Background: an optimization exercise with open tools, aiming at small area and a short achievable clock period. Do not read the settings as production practice. RTL that was checked went through simulation tests only; none was proved equivalent to the original. The series may have gaps, and a smaller design here may also do less where the tests do not look. Only the layout flow was run in run 5; the RTL was not checked for function there.

Figure 1. Routing view (run 1).
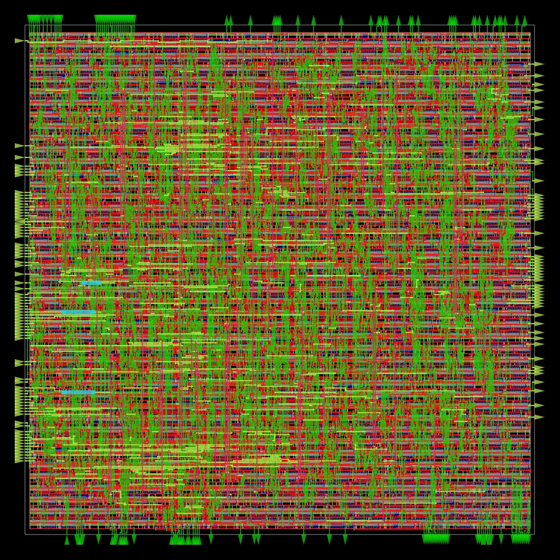
Figure 2. Cell classes on the final placement (run 1).
Scale: 2 px per micron.
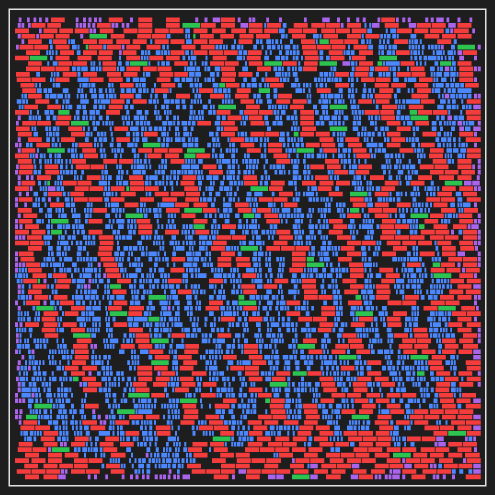
Figure 3. Met3 routing (run 1).
Scale: 1.5 px per micron.
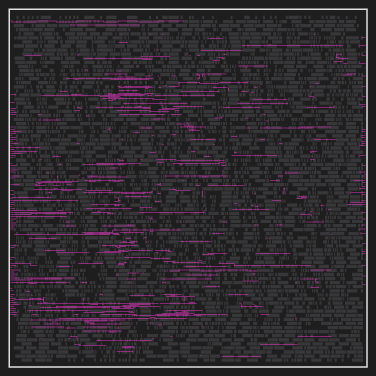
Figure 4. Cell sizes after repair (run 1).
Scale: 1.5 px per micron.
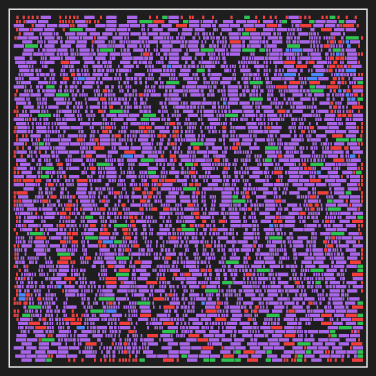
--- flow/design.v: outline only ---
// module bitonic_comp: 18 lines
// module bitonic_top: 3754 lines
module bitonic_top #(parameter NUM_INPUT = 16, DATA_WIDTH = 8)
(clk, reset, data_in, valid, done, data_out);
  // ...
==> flow/flow/run.sh <==
#!/bin/bash
# Own layout flow: the standard layout, except that the synthesis maps the
# combinational logic with flow/abc.script (an area-recovering ABC script) in place of
# ORFS's speed script. Registers, their names and everything after synthesis are as in
# the standard flow. Ports are buffered with buf_2 cells.
set -euo pipefail
W=$(pwd)
{
  head -n 1 synth_recipe.tcl
  cat <<EOF
proc abc {args} {
  set i [lsearch -exact \$args -script]
  if { \$i >= 0 } { set args [lreplace \$args [expr {\$i+1}] [expr {\$i+1}] $W/flow/abc.script] }
  yosys abc {*}\$args
}
EOF
  tail -n +2 synth_recipe.tcl
} > my_synth.tcl
sed "s#SYNTH_SCRIPT=[^ ]*#SYNTH_SCRIPT=$W/my_synth.tcl#" standard.sh > my_standard.sh
grep -q "SYNTH_SCRIPT=$W/my_synth.tcl" my_standard.sh
bash my_standard.sh "BUFFER_PORTS_ARGS=-buffer_cell sky130_fd_sc_hd__buf_2" finish > flow.log 2>&1
==> flow/flow/abc.script <==
strash
dc2
strash
&get -n
&dch -f
&nf -R 100 -p
&put
==> flow/standard.sh <==
#!/bin/bash
# synth_recipe.tcl (not shown) runs the flow's synth.tcl, then flattens the netlist and writes it again
# the make line also repeats each setting of config.mk as NAME=value (left out here)
make -C /OpenROAD-flow-scripts/flow DESIGN_CONFIG=/design/flow/config.mk WORK_HOME=/design/flow/orfs CLKGATE_MAP_FILE= SYNTH_SCRIPT=/design/flow/synth_recipe.tcl "${@:-finish}"
==> flow/config.mk <==
export PLATFORM = sky130hd
export DESIGN_NAME = bitonic_top
export DESIGN_NICKNAME = bitonic_top
export VERILOG_FILES = /design/flow/design.v
export SDC_FILE = /design/flow/constraint.sdc
export NUM_CORES = 4
export LEC_CHECK = 0
export CAP_MARGIN = 20
export CORE_MARGIN = 2
export CORE_UTILIZATION = 65
export CTS_CLUSTER_DIAMETER = 60
export CTS_CLUSTER_SIZE = 30
export SETUP_SLACK_MARGIN = 1.4
export SLEW_MARGIN = 20
==> flow/constraint.sdc <==
create_clock -name core_clock -period 3.0 [get_ports {clk}]
set_input_delay 0.6000 -clock core_clock [delete_from_list [all_inputs] [get_ports {clk}]]
set_output_delay 0.6000 -clock core_clock [all_outputs]
set_load 0.01 [all_outputs]
==> reports/results.ini, run 1 <==
[run_status]
status=timing/DRC/antenna clean

[critical_path]
cpMaxStageDelayCell=dfxtp_1
cp_data_arrival_time_ns=2.20
slowest_delay_ns=0.40
r2r_cells=5
path_buf_inv=0
r2r_slack_ns=1.30
critPathKind=reg2reg
cp.required_ns=3.50
crit_cells=5
start_kind=flip-flop
worstSetupEndpointType=flip-flop
worstPathCellList=nor2_1 > a21oi_1 > nor2b_2 > nand2_1 > a31oi_1
crit_fanout=4

[route]
highest_layer=met5
wl_met2_microns=42900
ant_nets=0
drt_iter0_drc=1924
drcViolationCount=0
via_per_inst=5.63
met1Wirelength_microns=36400
wl_met3_microns=4960
drtPass1Iterations=5

[worst_hold_path]
hold_path_depth=1
min_path_type=in2reg

[final_layout]
area_growth_pct=11.6
nNonClkInverters=398
ff_latch_area_sq_mm=0.0183
antenna_cells=2
multi_input_area_share=0.397
fillerInstances=4217
final-nonclk-buf-share=0.0399
largest_reg_flops=5
seq_area_frac=0.462
nClkBuffers=54
nMultiInputCombCells=2905
multi_input_area_sq_mm=0.0157
final_area_sq_mm=0.0396
final_cells=5256
clk_share=0.0404
nonClockBufferCount=266
largest_cell_class=registers

[sta]
worst_hold_slack_ns=0.0664
worst_pin_slew_ns=0.819
clock.fmax_mhz=588
fin_tns_setup_ns=0
rsz0062_at_grt=true
slew_violations=0
setup_violations=0
finalCritPeriodShare=0.567
fin_skew_ns=0.0263
fin_ws_ns=1.30
slew_headroom=0.449

[clock_tree]
clock-sinks=909
path_clk_slew_ns=0.10
cts.repair.resized=84
clock_latency_ns=0.63
ctsRootBufferMaster=clkbuf_16
htree_levels=2
clock_path_buffers=3
tritoncts=built
cts_hold_buf=0
cts_setup_buffers=2

[global_routing]
grt_pass1_vias=26800
grt-ovfl-total=0
grt.busiest_layer=met2
use_met2=0.545
use_met3=0.0423
met1_usage=0.363
grt_max_degree=31

[synthesis]
ys_seq_elements=909
seq_area_frac_synth=0.513
synth_cells=4340
yosys-top-cells-area=dfxtp_1 (51%), nor2_1 (6.6%), a21oi_1 (6.5%)
syn_area_sq_mm=0.0354
yosys.area.top_type=dfxtp_1
synth_top_area_share=0.513
syn_nets=4471
synth-main-ff-cell=dfxtp_1
ys_warn_count=1
avgSynthCellArea_sq_um=8.17
synth.most_common_cell=dfxtp_1
synth_common_cells=dfxtp_1 (909), nor2_1 (623), nand2_1 (549), a21oi_1 (463), clkinv_1 (398)
synth_edf_count=0

[die]
coreArea_sq_mm=0.0539
die_x_microns=238
dieHeight_microns=238
dieArea_sq_mm=0.0564
num_rows=85
ios=260
tap_cells=696
initial_utilization=0.657

[placed_design]
dp_cells=5167
dp_slack_ns=0.966
placed_cell_area_sq_mm=0.0367
numPortBuffers=259
dpl.hpwl_microns=70400
place_congestion=0.952

[job]
max_cap_violations=0

-- Figure 1 (at the start) --
via count: 29600
gr usage total: 0.302
post-DR wirelength/cell: 16.8 microns

-- Figure 2 (at the start) --
remaining buffers and delay cells: shown in purple, cells 266. sequential cells: shown in red, cells 909. clock drivers and dummy loads: shown in green, cells 80. remaining logic cells: shown in blue, cells 3303.

-- Figure 3 (at the start) --
The layer holds 5.6% of the routed length. The longest straight run is 67.2 microns.

-- Figure 4 (at the start) --
x2: shown in red, cells 481, share 11%. x3 and x4: shown in blue, cells 28, share 0.61%. x1 and smaller: shown in purple, cells 3944, share 87%. x6 and larger: shown in green, cells 105, share 2.3%.

==> run 1: placed cells by master (no fill, tap or decap), types with 8 or more instances in the layout <==
cell type / n
a21boi_0: 13
a21o_1: 141
a21oi_1: 390
a21oi_2: 72
a22o_1: 28
a22oi_1: 37
a31o_1: 8
a31oi_1: 18
a32oi_1: 15
and2_0: 30
buf_2: 222
buf_6: 37
clkbuf_16: 49
clkinv_1: 396
dfxtp_1: 838
dfxtp_2: 69
nand2_1: 547
nand2b_1: 88
nand3_1: 26
nor2_1: 600
nor2_2: 22
nor2b_1: 177
nor2b_2: 13
nor3_1: 26
o21ai_0: 242
o21ai_1: 32
o21ai_2: 10
o22a_1: 22
o22ai_1: 182
o22ai_2: 54
o31ai_1: 17
==> run 1: worst register-to-register path: stages, from the launching register on <==
cell and delay, ns:
dfxtp_1 0.40, nor2_1 0.07, a21oi_1 0.35, nor2b_2 0.30, nand2_1 0.10, a31oi_1 0.36
==> run 1: cells by family after synthesis <==
family | share of synthesized area
AOI/OAI and AO/OA | 0.226
and+or+nand+nor | 0.191
DFF | 0.513
buffers and inverters | 0.0693
Figure 5. Pin map (run 1).
Scale: 2 px per micron. Pins as bars across the die edge, other pins in grey.
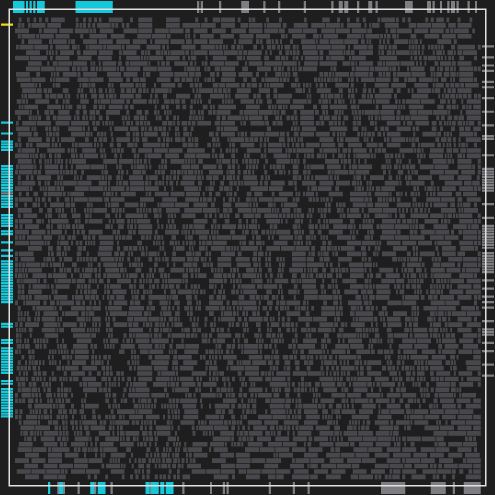

--- run 2 (diff from run 1) ---
--- a/flow/config.mk
+++ b/flow/config.mk
@@ -10,5 +10,5 @@
 export CORE_UTILIZATION = 65
 export CTS_CLUSTER_DIAMETER = 60
 export CTS_CLUSTER_SIZE = 30
-export SETUP_SLACK_MARGIN = 1.4
+export SETUP_SLACK_MARGIN = 1.3
 export SLEW_MARGIN = 20
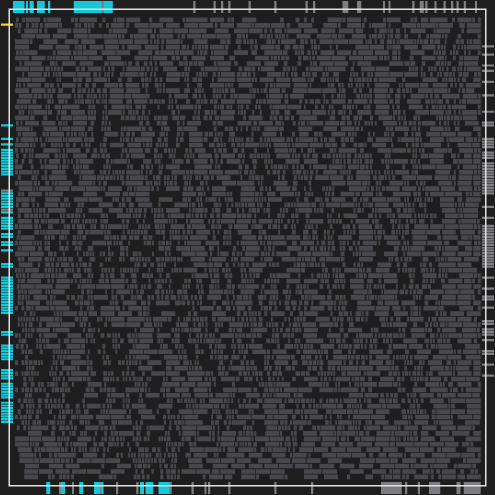
Figure 6: run 2, pin map.
Scale: 2 px per micron. Pins as bars across the die edge, other pins in grey.
data_in: shown in cyan, pins 128, direction input, edge 72 left, 34 top, 22 bottom. clk: shown in yellow, pins 1, direction input, edge left.
chip width: 238 microns
chip height: 238 microns
IO buf count: 259

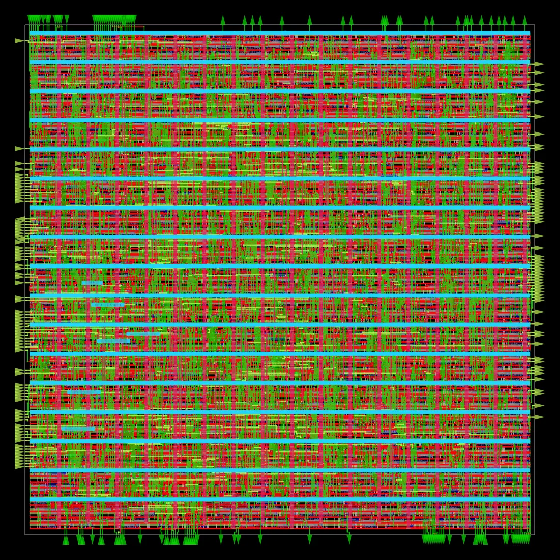
Figure 7: run 2, top view of the die.
# rows: 85
DIE AREA: 0.0564 sq mm

==> reports/results.ini, run 2 <==
[critical_path]
cp_top_family=flip-flops  ; was compound AO/OA/AOI/OAI gates
critPathKind=reg2out  ; was reg2reg
path_buf_inv=1  ; was 0
start_kind=flip-flop  ; unchanged
r2r_cells=5  ; unchanged
slowest_delay_ns=0.33  ; was 0.40 ns
cp.required_ns=2.40  ; was 3.50 ns
crit_cells=1  ; was 5
worstPathCellList=buf_2  ; was nor2_1 > a21oi_1 > nor2b_2 > nand2_1 > a31oi_1
worstSetupEndpointType=output pin  ; was flip-flop
r2r_slack_ns=1.32  ; was 1.30 ns
crit_fanout=1  ; was 4
cpMaxStageDelayCell=dfxtp_1  ; unchanged
cp_data_arrival_time_ns=1.09  ; was 2.20 ns

[sta]
fin_tns_setup_ns=0  ; unchanged
fin_ws_ns=1.31  ; was 1.30 ns
slew_violations=0  ; unchanged
fin_crit_ns=1.69  ; was 1.70 ns
setup_violations=0  ; unchanged
worst_hold_slack_ns=0.0536  ; was 0.0664 ns
clock.fmax_mhz=592  ; was 588 MHz
fin_skew_ns=0.0347  ; was 0.0263 ns
finalCritPeriodShare=0.563  ; was 0.567
slew_headroom=0.424  ; was 0.449
hold_violations=0  ; unchanged
worst_pin_slew_ns=0.855  ; was 0.819 ns
rsz0062_at_grt=true  ; unchanged

[die]
coreArea_sq_mm=0.0539  ; unchanged
ios=260  ; unchanged
initial_utilization=0.657  ; unchanged

[synthesis]
seq_area_frac_synth=0.513  ; unchanged
async_reset_ff_frac=0  ; unchanged
synth-main-ff-cell=dfxtp_1  ; unchanged
yosys-top-cells-area=dfxtp_1 (51%), nor2_1 (6.6%), a21oi_1 (6.5%)  ; unchanged
synth_edf_count=0  ; unchanged
synth_cells=4340  ; unchanged
ys_seq_elements=909  ; unchanged
synth_top_area_share=0.513  ; unchanged
syn_area_sq_mm=0.0354  ; unchanged
synth_common_cells=dfxtp_1 (909), nor2_1 (623), nand2_1 (549), a21oi_1 (463), clkinv_1 (398)  ; unchanged
syn_nets=4471  ; unchanged
avgSynthCellArea_sq_um=8.17  ; unchanged
synth.most_common_cell=dfxtp_1  ; unchanged
yosys.area.top_type=dfxtp_1  ; unchanged
synth.distinct_cells=37  ; unchanged
ys_warn_count=1  ; unchanged

[global_routing]
grt_max_degree=31  ; unchanged
grt_pass1_vias=26600  ; was 26800
globalRouteTotalUtil=0.303  ; was 0.302
grt-ovfl-total=0  ; unchanged
grt_pass1_wl_microns=133000  ; about the same
antenna_found_initial=11  ; was 5

[clock_tree]
clock_path_buffers=3  ; unchanged
path_clk_slew_ns=0.10  ; about the same
ctsRootBufferMaster=clkbuf_16  ; unchanged
clock_latency_ns=0.64  ; was 0.63 ns
tritoncts=built  ; unchanged
numCtsBuffers=48  ; was 47
htree_levels=2  ; unchanged
clock-sinks=909  ; unchanged

[route]
wl_per_cell_microns=16.7  ; was 16.8 microns
drtPass1Iterations=6  ; was 5
vias=29500  ; was 29600
ant_nets=0  ; unchanged
drt_iter0_drc=1888  ; was 1924
drcViolationCount=0  ; unchanged
via_per_inst=5.60  ; was 5.63
wirelength_microns=88100  ; about the same

[job]
max_cap_violations=0  ; unchanged

[final_layout]
layout_commonest_cell=dfxtp_1  ; unchanged
largest_reg_flops=5  ; unchanged
multi_input_area_sq_mm=0.0152  ; was 0.0157 sq mm
fin_util=0.724  ; was 0.734
final_nets=4652  ; was 4658
final_area_sq_mm=0.0391  ; was 0.0396 sq mm
area_growth_pct=10.2  ; was 11.6%
drive_gt1_frac=0.106  ; was 0.135
final_cell_mix=dfxtp_1 (852), nor2_1 (617), nand2_1 (549), a21oi_1 (429), clkinv_1 (398)  ; was dfxtp_1 (838), nor2_1 (600), nand2_1 (547), clkinv_1 (396), a21oi_1 (390)
fillerInstances=4296  ; was 4217
ff_latch_area_sq_mm=0.0183  ; about the same
final_cells=5259  ; was 5256

[placed_design]
placed_cell_area_sq_mm=0.0367  ; about the same
dp_slack_ns=0.957  ; was 0.966 ns
dpl.hpwl_microns=70500  ; was 70400 microns
place_congestion=0.908  ; was 0.952
dp_cells=5167  ; unchanged

[run_status]
status=timing/DRC/antenna clean  ; unchanged

[worst_hold_path]
min_path_type=in2reg  ; unchanged
hold_path_depth=1  ; unchanged

-- run 2: cell counts after synthesis --
Identical to the previous run, type by type.
-- run 2: cell families after synthesis --
logic type	Yosys count	synth area share
AOI/OAI and AO/OA	1342	0.226
buffers and inverters	526	0.0693
DFF	909	0.513
and+or+nand+nor	1563	0.191
-- run 2: timing repair --
action,in CTS,in global routing
setup endpoints to repair,67,174
buffers inserted,0,0
cloned,0,0
gates resized for setup,51,162
pin swaps,0,1
hold buffers,0,0
-- run 2: cell type report --
cell class                 count  share of cell area
sequential                   909               0.468
multi-input combinational   2905               0.388
timing repair buffer         259              0.0404
inverter                     398              0.0382
clock buffer                  54              0.0324
tap                          696              0.0223
clock inverter                34              0.0107
antenna                        4            0.000256
-- run 2: per-layer routing --
layer  part of all wire  global-route usage  vias up
met2               0.49               0.549      812
li1                   -                   -    15000
met3              0.052              0.0425      178
met1               0.42               0.367    13500
met5            0.00087                   0        -
met4              0.035               0.105       12
Figure 8. Routing view (run 2).
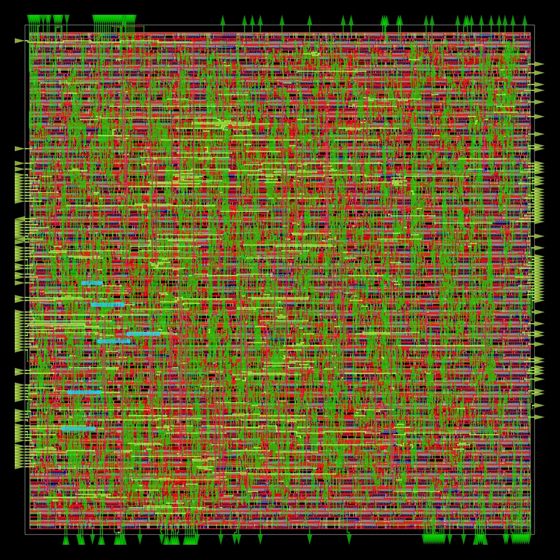

--- run 3 (diff from run 2) ---
--- a/flow/config.mk
+++ b/flow/config.mk
@@ -7,7 +7,7 @@
 export LEC_CHECK = 0
 export CAP_MARGIN = 20
 export CORE_MARGIN = 2
-export CORE_UTILIZATION = 65
+export CORE_UTILIZATION = 70
 export CTS_CLUSTER_DIAMETER = 60
 export CTS_CLUSTER_SIZE = 30
 export SETUP_SLACK_MARGIN = 1.3
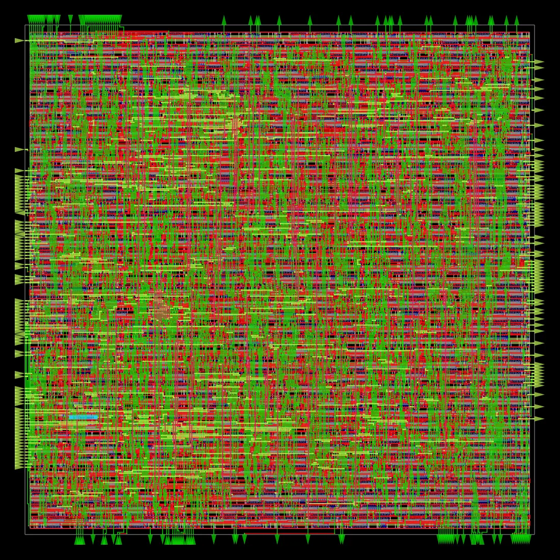
Figure 9: run 3, routing view.
drt total wl: 90300 microns
met2 wire length: 44300 microns

==> reports/results.ini, run 3 <==
[clock_tree]
htree_levels=2  ; unchanged
numCtsBuffers=46  ; was 48
clock_latency_ns=0.63  ; was 0.64 ns
ctsRootBufferMaster=clkbuf_16  ; unchanged
clock_path_buffers=3  ; unchanged
path_clk_slew_ns=0.10  ; about the same
tritoncts=built  ; unchanged
cts_hold_buf=0  ; unchanged
clock-sinks=909  ; unchanged

[sta]
setup_violations=0  ; unchanged
hold_violations=0  ; unchanged
fin_skew_ns=0.0192  ; was 0.0347 ns
fin_tns_setup_ns=0  ; unchanged
slew_violations=0  ; unchanged
fin_crit_ns=1.75  ; was 1.69 ns
clock.fmax_mhz=572  ; was 592 MHz
finalCritPeriodShare=0.583  ; was 0.563
fin_ws_ns=1.25  ; was 1.31 ns
rsz0062_at_grt=true  ; unchanged
worst_hold_slack_ns=0.0597  ; was 0.0536 ns
worst_pin_slew_ns=0.807  ; was 0.855 ns
slew_headroom=0.457  ; was 0.424

[die]
dieHeight_microns=229  ; was 238 microns
die_x_microns=229  ; was 238 microns
coreArea_sq_mm=0.0501  ; was 0.0539 sq mm
num_rows=82  ; was 85
initial_utilization=0.708  ; was 0.657
dieArea_sq_mm=0.0525  ; was 0.0564 sq mm

[final_layout]
layout_commonest_cell=dfxtp_1  ; unchanged
final_cell_mix=dfxtp_1 (854), nor2_1 (615), nand2_1 (548), a21oi_1 (431), clkinv_1 (398)  ; was dfxtp_1 (852), nor2_1 (617), nand2_1 (549), a21oi_1 (429), clkinv_1 (398)
drive_gt1_frac=0.103  ; was 0.106
fin_util=0.777  ; was 0.724
area_growth_pct=9.69  ; was 10.2%
final_cells=5228  ; was 5259
final_nets=4653  ; was 4652
largest_reg_flops=5  ; unchanged

[synthesis]
yosys.area_share.simple=0.191  ; unchanged
syn_area_sq_mm=0.0354  ; unchanged
synth.most_common_cell=dfxtp_1  ; unchanged
synth_top_family_by_area=compound AO/OA/AOI/OAI gates  ; unchanged
seq_area_frac_synth=0.513  ; unchanged
syn_nets=4471  ; unchanged
synth.area.mux_share=0  ; unchanged
yosys-top-cells-area=dfxtp_1 (51%), nor2_1 (6.6%), a21oi_1 (6.5%)  ; unchanged
synth_common_cells=dfxtp_1 (909), nor2_1 (623), nand2_1 (549), a21oi_1 (463), clkinv_1 (398)  ; unchanged
ys_warn_count=1  ; unchanged
yosys.area.top_type=dfxtp_1  ; unchanged
avgSynthCellArea_sq_um=8.17  ; unchanged
async_reset_ff_frac=0  ; unchanged
synth_compound_area_frac=0.226  ; unchanged
synth_cells=4340  ; unchanged
yosys.area_share.adder=0  ; unchanged
synth-xor-area-share=0  ; unchanged
synth_edf_count=0  ; unchanged
synth-main-ff-cell=dfxtp_1  ; unchanged
ys_seq_elements=909  ; unchanged
synth.distinct_cells=37  ; unchanged
synth_top_area_share=0.513  ; unchanged

[worst_hold_path]
hold_path_depth=1  ; unchanged
min_path_type=in2reg  ; unchanged

[critical_path]
cp.required_ns=3.52  ; was 2.40 ns
start_kind=flip-flop  ; unchanged
r2r_cells=5  ; unchanged
slowest_delay_ns=0.50  ; was 0.33 ns
cp_top_family=compound AO/OA/AOI/OAI gates  ; was flip-flops
critPathKind=reg2reg  ; was reg2out
r2r_slack_ns=1.25  ; was 1.32 ns
worstSetupEndpointType=flip-flop  ; was output pin
cpMaxStageDelayCell=dfxtp_1  ; unchanged
crit_fanout=4  ; was 1
crit_cells=5  ; was 1
cp_data_arrival_time_ns=2.27  ; was 1.09 ns
path_buf_inv=0  ; was 1
worstPathCellList=nor2_1 > a21o_1 > o22ai_1 > nand2_1 > o21ai_0  ; was buf_2

[route]
drt_iter0_drc=2491  ; was 1888
ant_nets=0  ; unchanged
vias=30000  ; was 29500
drcViolationCount=0  ; unchanged
via_per_inst=5.74  ; was 5.60
wl_per_cell_microns=17.3  ; was 16.7 microns
drtPass1Iterations=6  ; unchanged

[placed_design]
dpl.hpwl_microns=70600  ; was 70500 microns
dp_slack_ns=0.957  ; about the same
numPortBuffers=259  ; unchanged
place_congestion=0.943  ; was 0.908
dp_cells=5143  ; was 5167
placed_cell_area_sq_mm=0.0366  ; was 0.0367 sq mm

[global_routing]
grt_pass1_vias=27300  ; was 26600
globalRouteTotalUtil=0.330  ; was 0.303
grt-ovfl-total=0  ; unchanged
grt_pass1_wl_microns=136000  ; was 133000 microns
grt_max_degree=31  ; unchanged
antenna_found_initial=3  ; was 11

[run_status]
status=timing/DRC/antenna clean  ; unchanged

[job]
max_cap_violations=0  ; unchanged

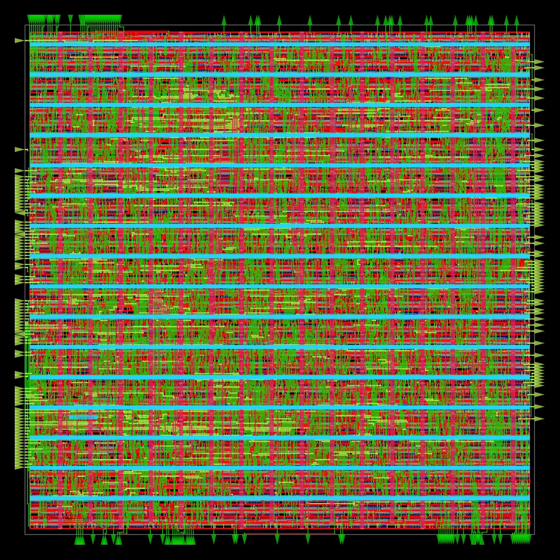
Figure 10: run 3, top view of the die.
Final Cell Area: 0.0389 sq mm
I/O pins: 260

-- run 3: cell type report --
class	count	area (sq um)
clock inverter	33	438
timing repair buffer	262	1540
sequential	909	18300
tap	672	841
clock buffer	48	1190
multi-input combinational	2905	15100
antenna	1	2.50
inverter	398	1490
fill	3694	11200
-- run 3: what timing repair did --
action / 4_1_cts / 5_1_grt
gates resized for setup: 47 / 149
pin swaps: 0 / 8
endpoints found under the setup margin: 40 / 153
buffers inserted: 0 / 3
-- run 3: cell families (layout without fill, tap and decap cells) --
group	after synthesis	after routing
other	0	1
AOI/OAI and AO/OA	1342	1342
and+or+nand+nor	1563	1563
DFF	909	909
buffers and inverters	526	741
-- run 3: layer usage --
metal / up-vias / GRT usage / part of all wire
li1: 15000 / - / -
met1: 13800 / 0.393 / 0.41
met2: 1038 / 0.596 / 0.49
met3: 220 / 0.0463 / 0.059
met4: 2 / 0.140 / 0.045
met5: - / 0 / 0.00012
Figure 11. Met3 routing (run 3).
Scale: 1.5 px per micron.
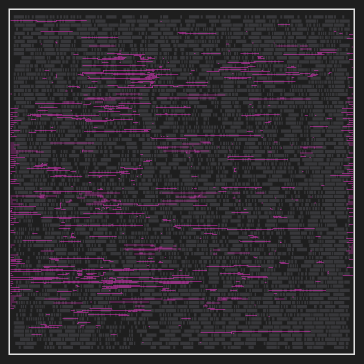

--- run 4 (diff from run 3) ---
--- a/flow/config.mk
+++ b/flow/config.mk
@@ -7,8 +7,9 @@
 export LEC_CHECK = 0
 export CAP_MARGIN = 20
 export CORE_MARGIN = 2
-export CORE_UTILIZATION = 70
+export CORE_UTILIZATION = 65
 export CTS_CLUSTER_DIAMETER = 60
 export CTS_CLUSTER_SIZE = 30
+export GPL_ROUTABILITY_DRIVEN = 0
 export SETUP_SLACK_MARGIN = 1.3
 export SLEW_MARGIN = 20
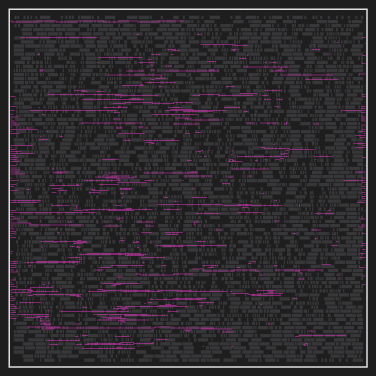
Figure 12: run 4, met3 routing.
Scale: 1.5 px per micron.
407 nets have wire on it. The layer holds 4.9% of the routed length. The wires run mostly horizontal. The layer carries 4270 microns of wire.
via count: 29400
grt met3 use: 0.0368
drt total wl: 87500 microns

==> reports/results.ini, run 4 <==
[synthesis]
ys_warn_count=1  ; unchanged
yosys.area_share.adder=0  ; unchanged
syn_area_sq_mm=0.0354  ; unchanged
synth.distinct_cells=37  ; unchanged
yosys.area.top_type=dfxtp_1  ; unchanged
syn_nets=4471  ; unchanged
async_reset_ff_frac=0  ; unchanged
synth-main-ff-cell=dfxtp_1  ; unchanged
synth_top_family_by_area=compound AO/OA/AOI/OAI gates  ; unchanged
synth.area.mux_share=0  ; unchanged
seq_area_frac_synth=0.513  ; unchanged
synth_cells=4340  ; unchanged
synth.most_common_cell=dfxtp_1  ; unchanged
yosys.area_share.simple=0.191  ; unchanged
synth_common_cells=dfxtp_1 (909), nor2_1 (623), nand2_1 (549), a21oi_1 (463), clkinv_1 (398)  ; unchanged
ys_seq_elements=909  ; unchanged
synth_compound_area_frac=0.226  ; unchanged
yosys-top-cells-area=dfxtp_1 (51%), nor2_1 (6.6%), a21oi_1 (6.5%)  ; unchanged
synth_edf_count=0  ; unchanged
synth-xor-area-share=0  ; unchanged
synth_top_area_share=0.513  ; unchanged
avgSynthCellArea_sq_um=8.17  ; unchanged

[critical_path]
r2r_cells=6  ; was 5
crit_fanout=4  ; unchanged
worstSetupEndpointType=flip-flop  ; unchanged
r2r_slack_ns=1.31  ; was 1.25 ns
cp_data_arrival_time_ns=2.21  ; was 2.27 ns
start_kind=flip-flop  ; unchanged
cp.required_ns=3.52  ; about the same
critPathKind=reg2reg  ; unchanged

[global_routing]
met1_usage=0.368  ; was 0.393
use_met2=0.536  ; was 0.596
grt.busiest_layer=met2  ; unchanged
grt_pass1_vias=26600  ; was 27300
grt-ovfl-total=0  ; unchanged
grt_pass1_wl_microns=133000  ; was 136000 microns
globalRouteTotalUtil=0.301  ; was 0.330
grt_max_degree=31  ; unchanged
antenna_found_initial=4  ; was 3

[sta]
slew_violations=0  ; unchanged
clock.fmax_mhz=591  ; was 572 MHz
worst_pin_slew_ns=0.831  ; was 0.807 ns
slew_headroom=0.441  ; was 0.457
fin_skew_ns=0.0258  ; was 0.0192 ns
rsz0062_at_grt=true  ; unchanged
finalCritPeriodShare=0.564  ; was 0.583
setup_violations=0  ; unchanged
fin_tns_setup_ns=0  ; unchanged
hold_violations=0  ; unchanged
fin_ws_ns=1.31  ; was 1.25 ns
fin_crit_ns=1.69  ; was 1.75 ns

[final_layout]
layout_commonest_cell=dfxtp_1  ; unchanged
drive_gt1_frac=0.104  ; was 0.103
final_nets=4654  ; was 4653
area_growth_pct=10.2  ; was 9.69%
final_cell_mix=dfxtp_1 (853), nor2_1 (614), nand2_1 (549), a21oi_1 (433), clkinv_1 (398)  ; was dfxtp_1 (854), nor2_1 (615), nand2_1 (548), a21oi_1 (431), clkinv_1 (398)
largest_reg_flops=5  ; unchanged

[worst_hold_path]
hold_path_depth=1  ; unchanged
min_path_type=in2reg  ; unchanged

[route]
met1Wirelength_microns=37000  ; was 36600 microns
drt_iter0_drc=2152  ; was 2491
drtPass1Iterations=6  ; unchanged
ant_nets=0  ; unchanged
highest_layer=met5  ; unchanged
via_per_inst=5.60  ; was 5.74
drcViolationCount=0  ; unchanged
wl_per_cell_microns=16.6  ; was 17.3 microns
wl_met2_microns=42600  ; was 44300 microns
wl_met3_microns=4270  ; was 5310 microns

[clock_tree]
numCtsBuffers=48  ; was 46
ctsRootBufferMaster=clkbuf_16  ; unchanged
cts_hold_buf=0  ; unchanged
clock_latency_ns=0.63  ; about the same
clock-sinks=909  ; unchanged
tritoncts=built  ; unchanged
path_clk_slew_ns=0.11  ; was 0.10 ns
clock_path_buffers=3  ; unchanged
htree_levels=2  ; unchanged

[die]
ios=260  ; unchanged
dieHeight_microns=238  ; was 229 microns
dieArea_sq_mm=0.0564  ; was 0.0525 sq mm
initial_utilization=0.657  ; was 0.708
num_rows=85  ; was 82
die_x_microns=238  ; was 229 microns

[run_status]
status=timing/DRC/antenna clean  ; unchanged

[job]
max_cap_violations=0  ; unchanged

[placed_design]
numPortBuffers=259  ; unchanged
dpl.hpwl_microns=70200  ; was 70600 microns
dp_slack_ns=0.968  ; was 0.957 ns

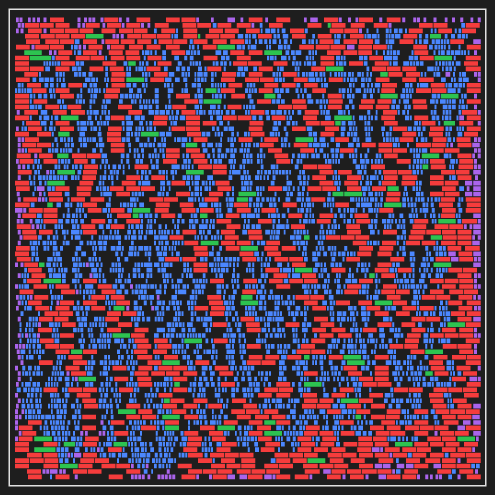
Figure 13: run 4, cell classes on the final placement.
Scale: 2 px per micron.
remaining buffers and delay cells: shown in purple, cells 261. clock drivers and dummy loads: shown in green, cells 86. sequential cells: shown in red, cells 909. remaining logic cells: shown in blue, cells 3303.
Seq area share: 0.468
Final Cell Area: 0.0391 sq mm
Core ar.: 0.0539 sq mm
fin util: 0.724

## run 4: final cells by class
class	instances	area (sq um)
clock inverters	36	507
repair buffers	261	1570
well taps	696	871
inverters	398	1490
flip-flops and latches	909	18300
fillers	4230	14900
multi-input cells	2905	15100
clock buffers	50	1230
diodes	1	2.50
## run 4: cell families after synthesis
family	after synthesis
simple gates	1563
compound gates	1342
flops	909
buf+inv	526
## run 4: stage by stage
step	area, sq um	std cells	hold slack [ns]	util
finish	39100	5256	0.0551	0.724
detailed placement	36700	5167	0.312	0.680
global route	39000	5255	0.0271	0.724
global placement	36700	5167	0.310	0.680
floorplan	35400	4340	0.310	-
CTS	38500	5253	0.0281	0.715
## run 4: what timing repair did
item	CTS	global route
setup buffers	0	2
resized for setup	46	148
endpoints found under the setup margin	53	168
cloned	0	0
pin swaps	0	5
## run 4: worst max-delay path: stages (launching register included)
cell,delay [ns]
dfxtp_1,0.37
nor2_1,0.26
a21o_1,0.18
nor2_1,0.06
a21oi_1,0.33
nand2_1,0.13
o21ai_1,0.25
Figure 14. Pin map (run 4).
Scale: 2 px per micron. Pins as bars across the die edge, other pins in grey.
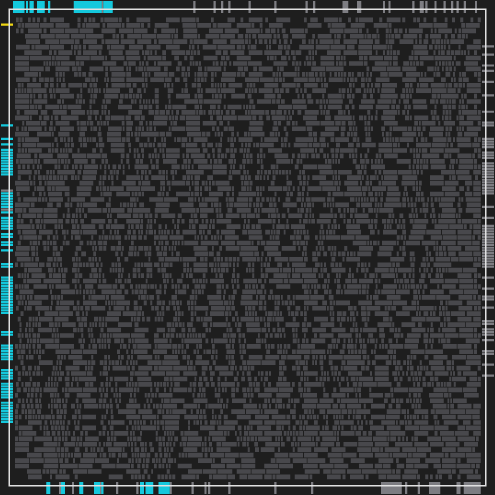

## Run 5: large edit since run 4, in outline
flow/design.v: 3772 -> 3484 lines; modules unchanged: 1
  bitonic_top: edited, 3754 -> 3466 lines
--- a/flow/flow/run.sh
+++ b/flow/flow/run.sh
@@ -3,5 +3,5 @@
 # combinational logic with flow/abc.script (an area-recovering ABC script) in place of
 # ORFS's speed script. Registers, their names and everything after synthesis are as in
-# the standard flow. Ports are buffered with buf_2 cells.
+# the standard flow.
 set -euo pipefail
 W=$(pwd)
@@ -19,3 +19,3 @@
 sed "s#SYNTH_SCRIPT=[^ ]*#SYNTH_SCRIPT=$W/my_synth.tcl#" standard.sh > my_standard.sh
 grep -q "SYNTH_SCRIPT=$W/my_synth.tcl" my_standard.sh
-bash my_standard.sh "BUFFER_PORTS_ARGS=-buffer_cell sky130_fd_sc_hd__buf_2" finish > flow.log 2>&1
+bash my_standard.sh > flow.log 2>&1
==> flow/flow/abc.script (replaced) <==
strash
dc2
strash
&get -n
&dch -f
&nf {D}
&put
--- a/flow/config.mk
+++ b/flow/config.mk
@@ -8,8 +8,5 @@
 export CAP_MARGIN = 20
 export CORE_MARGIN = 2
-export CORE_UTILIZATION = 65
-export CTS_CLUSTER_DIAMETER = 60
-export CTS_CLUSTER_SIZE = 30
-export GPL_ROUTABILITY_DRIVEN = 0
-export SETUP_SLACK_MARGIN = 1.3
+export CORE_UTILIZATION = 55
+export SETUP_SLACK_MARGIN = 1.0
 export SLEW_MARGIN = 20
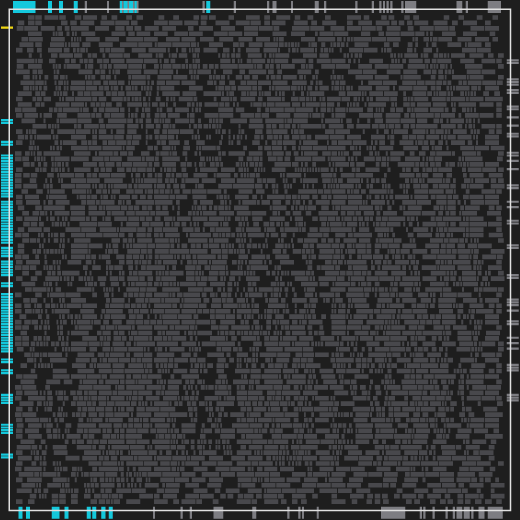
Figure 15: run 5, pin map.
Scale: 2 px per micron. Pins as bars across the die edge, other pins in grey.
data_in: shown in cyan, pins 128, direction input, edge 84 left, 26 top, 18 bottom. clk: shown in yellow, pins 1, direction input, edge left.
All pins by edge: 85 left, 68 bottom, 65 top, 42 right.
chip height: 250 microns
chip width: 250 microns

==> reports/results.ini, run 5 <==
[clock_tree]
htree_levels=3  ; was 2
numCtsBuffers=78  ; was 48
clock_latency_ns=0.63  ; about the same
clock-sinks=765  ; was 909
ctsRootBufferMaster=clkbuf_16  ; unchanged
clock_path_buffers=3  ; unchanged
tritoncts=built  ; unchanged
path_clk_slew_ns=0.06  ; was 0.11 ns

[critical_path]
crit_cells=8  ; was 6
worstSetupEndpointType=flip-flop  ; unchanged
worstPathCellList=buf_12 > nor3b_4 > nor3_4 > a21boi_2 > o31a_1 > o31ai_4 > or3_1 > a32oi_1  ; was nor2_1 > a21o_1 > nor2_1 > a21oi_1 > nand2_1 > o21ai_1
cpMaxStageDelayCell=o31a_1  ; was dfxtp_1
cp.required_ns=3.55  ; was 3.52 ns
critPathKind=reg2reg  ; unchanged
crit_fanout=5  ; was 4
cp_data_arrival_time_ns=2.78  ; was 2.21 ns
path_buf_inv=1  ; was 0
r2r_slack_ns=0.77  ; was 1.31 ns
slowest_delay_ns=0.36  ; was 0.37 ns
cp_top_family=compound AO/OA/AOI/OAI gates  ; unchanged
start_kind=flip-flop  ; unchanged
r2r_cells=8  ; was 6

[synthesis]
yosys.area.top_type=dfxtp_1  ; unchanged
synth_common_cells=dfxtp_1 (765), nand2_1 (451), nor2_1 (399), clkinv_1 (316), a21oi_1 (273)  ; was dfxtp_1 (909), nor2_1 (623), nand2_1 (549), a21oi_1 (463), clkinv_1 (398)
seq_area_frac_synth=0.461  ; was 0.513
synth_cells=3953  ; was 4340
synth.most_common_cell=dfxtp_1  ; unchanged
ys_warn_count=1  ; unchanged
ys_seq_elements=765  ; was 909
synth_edf_count=0  ; unchanged
synth.distinct_cells=59  ; was 37
yosys-top-cells-area=dfxtp_1 (46%), nand2_1 (5.1%), nor2_1 (4.5%)  ; was dfxtp_1 (51%), nor2_1 (6.6%), a21oi_1 (6.5%)
synth_top_area_share=0.461  ; was 0.513
async_reset_ff_frac=0  ; unchanged
synth-main-ff-cell=dfxtp_1  ; unchanged
avgSynthCellArea_sq_um=8.41  ; was 8.17 sq um
syn_nets=4084  ; was 4471
syn_area_sq_mm=0.0333  ; was 0.0354 sq mm

[global_routing]
grt_pass1_wl_microns=143000  ; was 133000 microns
antenna_found_initial=3  ; was 4
grt_pass1_vias=27100  ; was 26600
use_met2=0.489  ; was 0.536
grt_max_degree=17  ; was 31
globalRouteTotalUtil=0.288  ; was 0.301
grt-ovfl-total=0  ; unchanged
grt.busiest_layer=met2  ; unchanged
met1_usage=0.355  ; was 0.368
use_met3=0.0438  ; was 0.0368

[final_layout]
ff_latch_area_sq_mm=0.0156  ; was 0.0183 sq mm
largest_reg_flops=5  ; unchanged
final_area_sq_mm=0.0461  ; was 0.0391 sq mm
fillerInstances=4145  ; was 4230
layout_commonest_cell=dfxtp_1  ; unchanged
fin_util=0.768  ; was 0.724
final_nets=4556  ; was 4654
final_cells=5268  ; was 5256
multi_input_area_sq_mm=0.0210  ; was 0.0151 sq mm
area_growth_pct=38.6  ; was 10.2%
final_cell_mix=dfxtp_1 (619), nand2_1 (433), nor2_1 (363), clkinv_1 (302), buf_4 (223)  ; was dfxtp_1 (853), nor2_1 (614), nand2_1 (549), a21oi_1 (433), clkinv_1 (398)
drive_gt1_frac=0.275  ; was 0.104

[placed_design]
placed_cell_area_sq_mm=0.0361  ; was 0.0367 sq mm
numPortBuffers=259  ; unchanged
dpl.hpwl_microns=70000  ; was 70200 microns
dp_slack_ns=0.454  ; was 0.968 ns
place_congestion=0.970
dp_cells=4880  ; was 5167

[sta]
worst_hold_slack_ns=0.324  ; was 0.0551 ns
hold_violations=0  ; unchanged
worst_pin_slew_ns=0.917  ; was 0.831 ns
setup_violations=0  ; unchanged
slew_headroom=0.382  ; was 0.441
rsz0062_at_grt=true  ; unchanged
fin_crit_ns=2.23  ; was 1.69 ns
slew_violations=0  ; unchanged
clock.fmax_mhz=448  ; was 591 MHz
fin_skew_ns=0.0229  ; was 0.0258 ns
finalCritPeriodShare=0.743  ; was 0.564
fin_tns_setup_ns=0  ; unchanged
fin_ws_ns=0.770  ; was 1.31 ns

[route]
drcViolationCount=0  ; unchanged
ant_nets=0  ; unchanged
drtPass1Iterations=6  ; unchanged
wl_met3_microns=5950  ; was 4270 microns
drt_iter0_drc=2048  ; was 2152
met1Wirelength_microns=41200  ; was 37000 microns
wl_met2_microns=48200  ; was 42600 microns
wl_per_cell_microns=19.3  ; was 16.6 microns
via_per_inst=5.93  ; was 5.60
highest_layer=met5  ; unchanged
vias=31200  ; was 29400
wirelength_microns=101000  ; was 87500 microns

[job]
max_cap_violations=0  ; unchanged

[worst_hold_path]
hold_path_depth=0  ; was 1
min_path_type=reg2reg  ; was in2reg

[die]
coreArea_sq_mm=0.0600  ; was 0.0539 sq mm
num_rows=90  ; was 85
ios=260  ; unchanged
initial_utilization=0.554  ; was 0.657
dieArea_sq_mm=0.0624  ; was 0.0564 sq mm

[run_status]
status=timing/DRC/antenna clean  ; unchanged

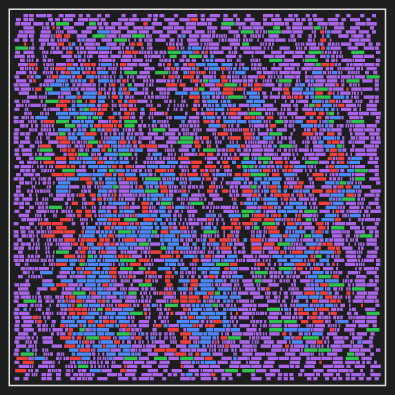
Figure 16: run 5, cell sizes after repair.
Scale: 1.5 px per micron.
x1 and smaller: shown in purple, cells 3251, share 72%. x2: shown in red, cells 496, share 11%. x6 and larger: shown in green, cells 145, share 3.2%. x3 and x4: shown in blue, cells 593, share 13%.

## run 5: cell types whose count changed after synthesis, sizes merged, moves of 43 or more
cell and delta:
clkinv -82, nand2 -98, a21o -78, o21a +68, a31oi +95, a22oi +64
nor2 -224, a211oi +47, o22ai -120, a2bb2oi +43, a21oi -190, dfxtp -144
nor2b -60
## run 5: logic make-up (layout without fill, tap and decap cells)
family / after synthesis / after routing / synth area share
other cells: 0 / 1 / 0
buf+inv: 444 / 976 / 0.0646
simple gates: 1248 / 1248 / 0.170
compound gates: 1496 / 1496 / 0.305
flops: 765 / 765 / 0.461
## run 5: final cells by class
class / instances / area share
inverter: 316 / 0.0260
tap: 782 / 0.0212
clock inverter: 36 / 0.0104
antenna: 1 / 0.0000543
timing repair buffer: 520 / 0.0999
sequential: 765 / 0.339
multi-input combinational: 2744 / 0.455
clock buffer: 104 / 0.0482
## run 5: timing repair
item,4_1_cts,5_1_grt
pin swaps,115,224
endpoints found under the setup margin,337,211
hold buffers,0,0
resized for setup,655,770
buffers inserted,88,159

==> layout pictures side by side <==
Cell classes on the final placement.
Scale: 2 px per micron.
(a)
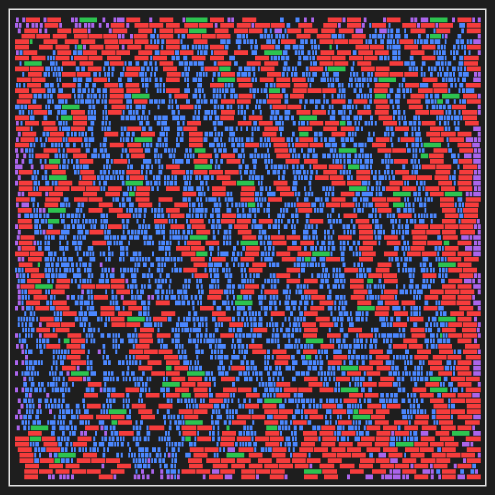
(b)
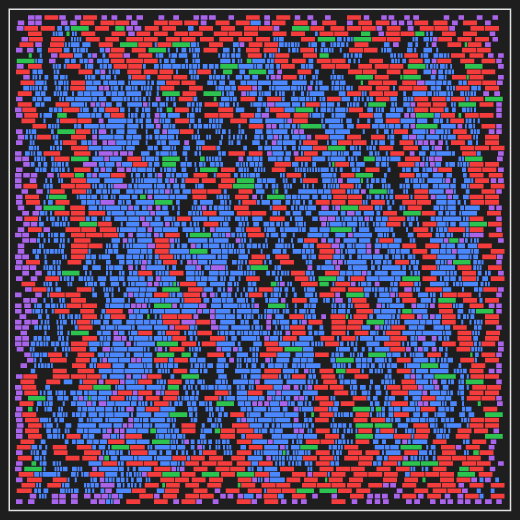
run 5: (b)
run 2: (a)
The one with the most sequential cells is (a).

Key to (a):
remaining buffers and delay cells: shown in purple, cells 259. sequential cells: shown in red, cells 909. clock drivers and dummy loads: shown in green, cells 88. remaining logic cells: shown in blue, cells 3303.


## Gallery

Top view of the die.
Plate I
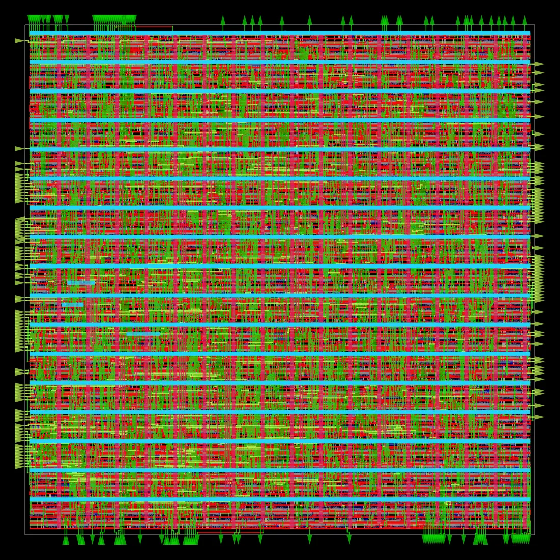
Plate II
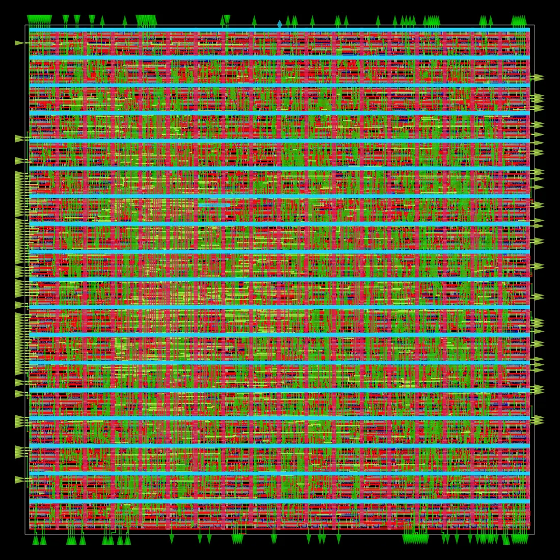
run 4 -> Plate I
run 5 -> Plate II
- most wire: Plate II

[what the ideal ports hide]
No port has a modelled driver above. Below, the same layouts with a new extraction and two added sets of constraints.
Step 1 (the two cells are an assumption about what drives the block):
set clk [get_ports {clk}]
set_driving_cell -lib_cell sky130_fd_sc_hd__clkbuf_16 $clk
set_driving_cell -lib_cell sky130_fd_sc_hd__buf_2 [delete_from_list [all_inputs] $clk]
Step 2 moves the port delays by t, midway between the first and last clock arrival at a register: inputs arrive t later, outputs are due t later. That takes back most of the time a late clock gives input paths.
Three values: no drivers, after step 1, after step 2; two values: the first two.
run	shift t [ns]	setup slack, ns	pins driven straight from the clock port
run 1	0.674	1.300 / 1.246 / 0.841	1
run 2	0.682	1.310 / 1.248 / 0.919	1
run 3	0.694	1.252 / 1.219 / 0.868	1
run 4	0.683	1.309 / 1.247 / 0.910	1
run 5	0.682	0.770 / 0.770 / 0.312	1
After both steps every run listed still meets setup and hold. For run 1, which loses most, drivers alone change the setup slack by -0.054 ns; drivers and shift together by -0.459 ns.
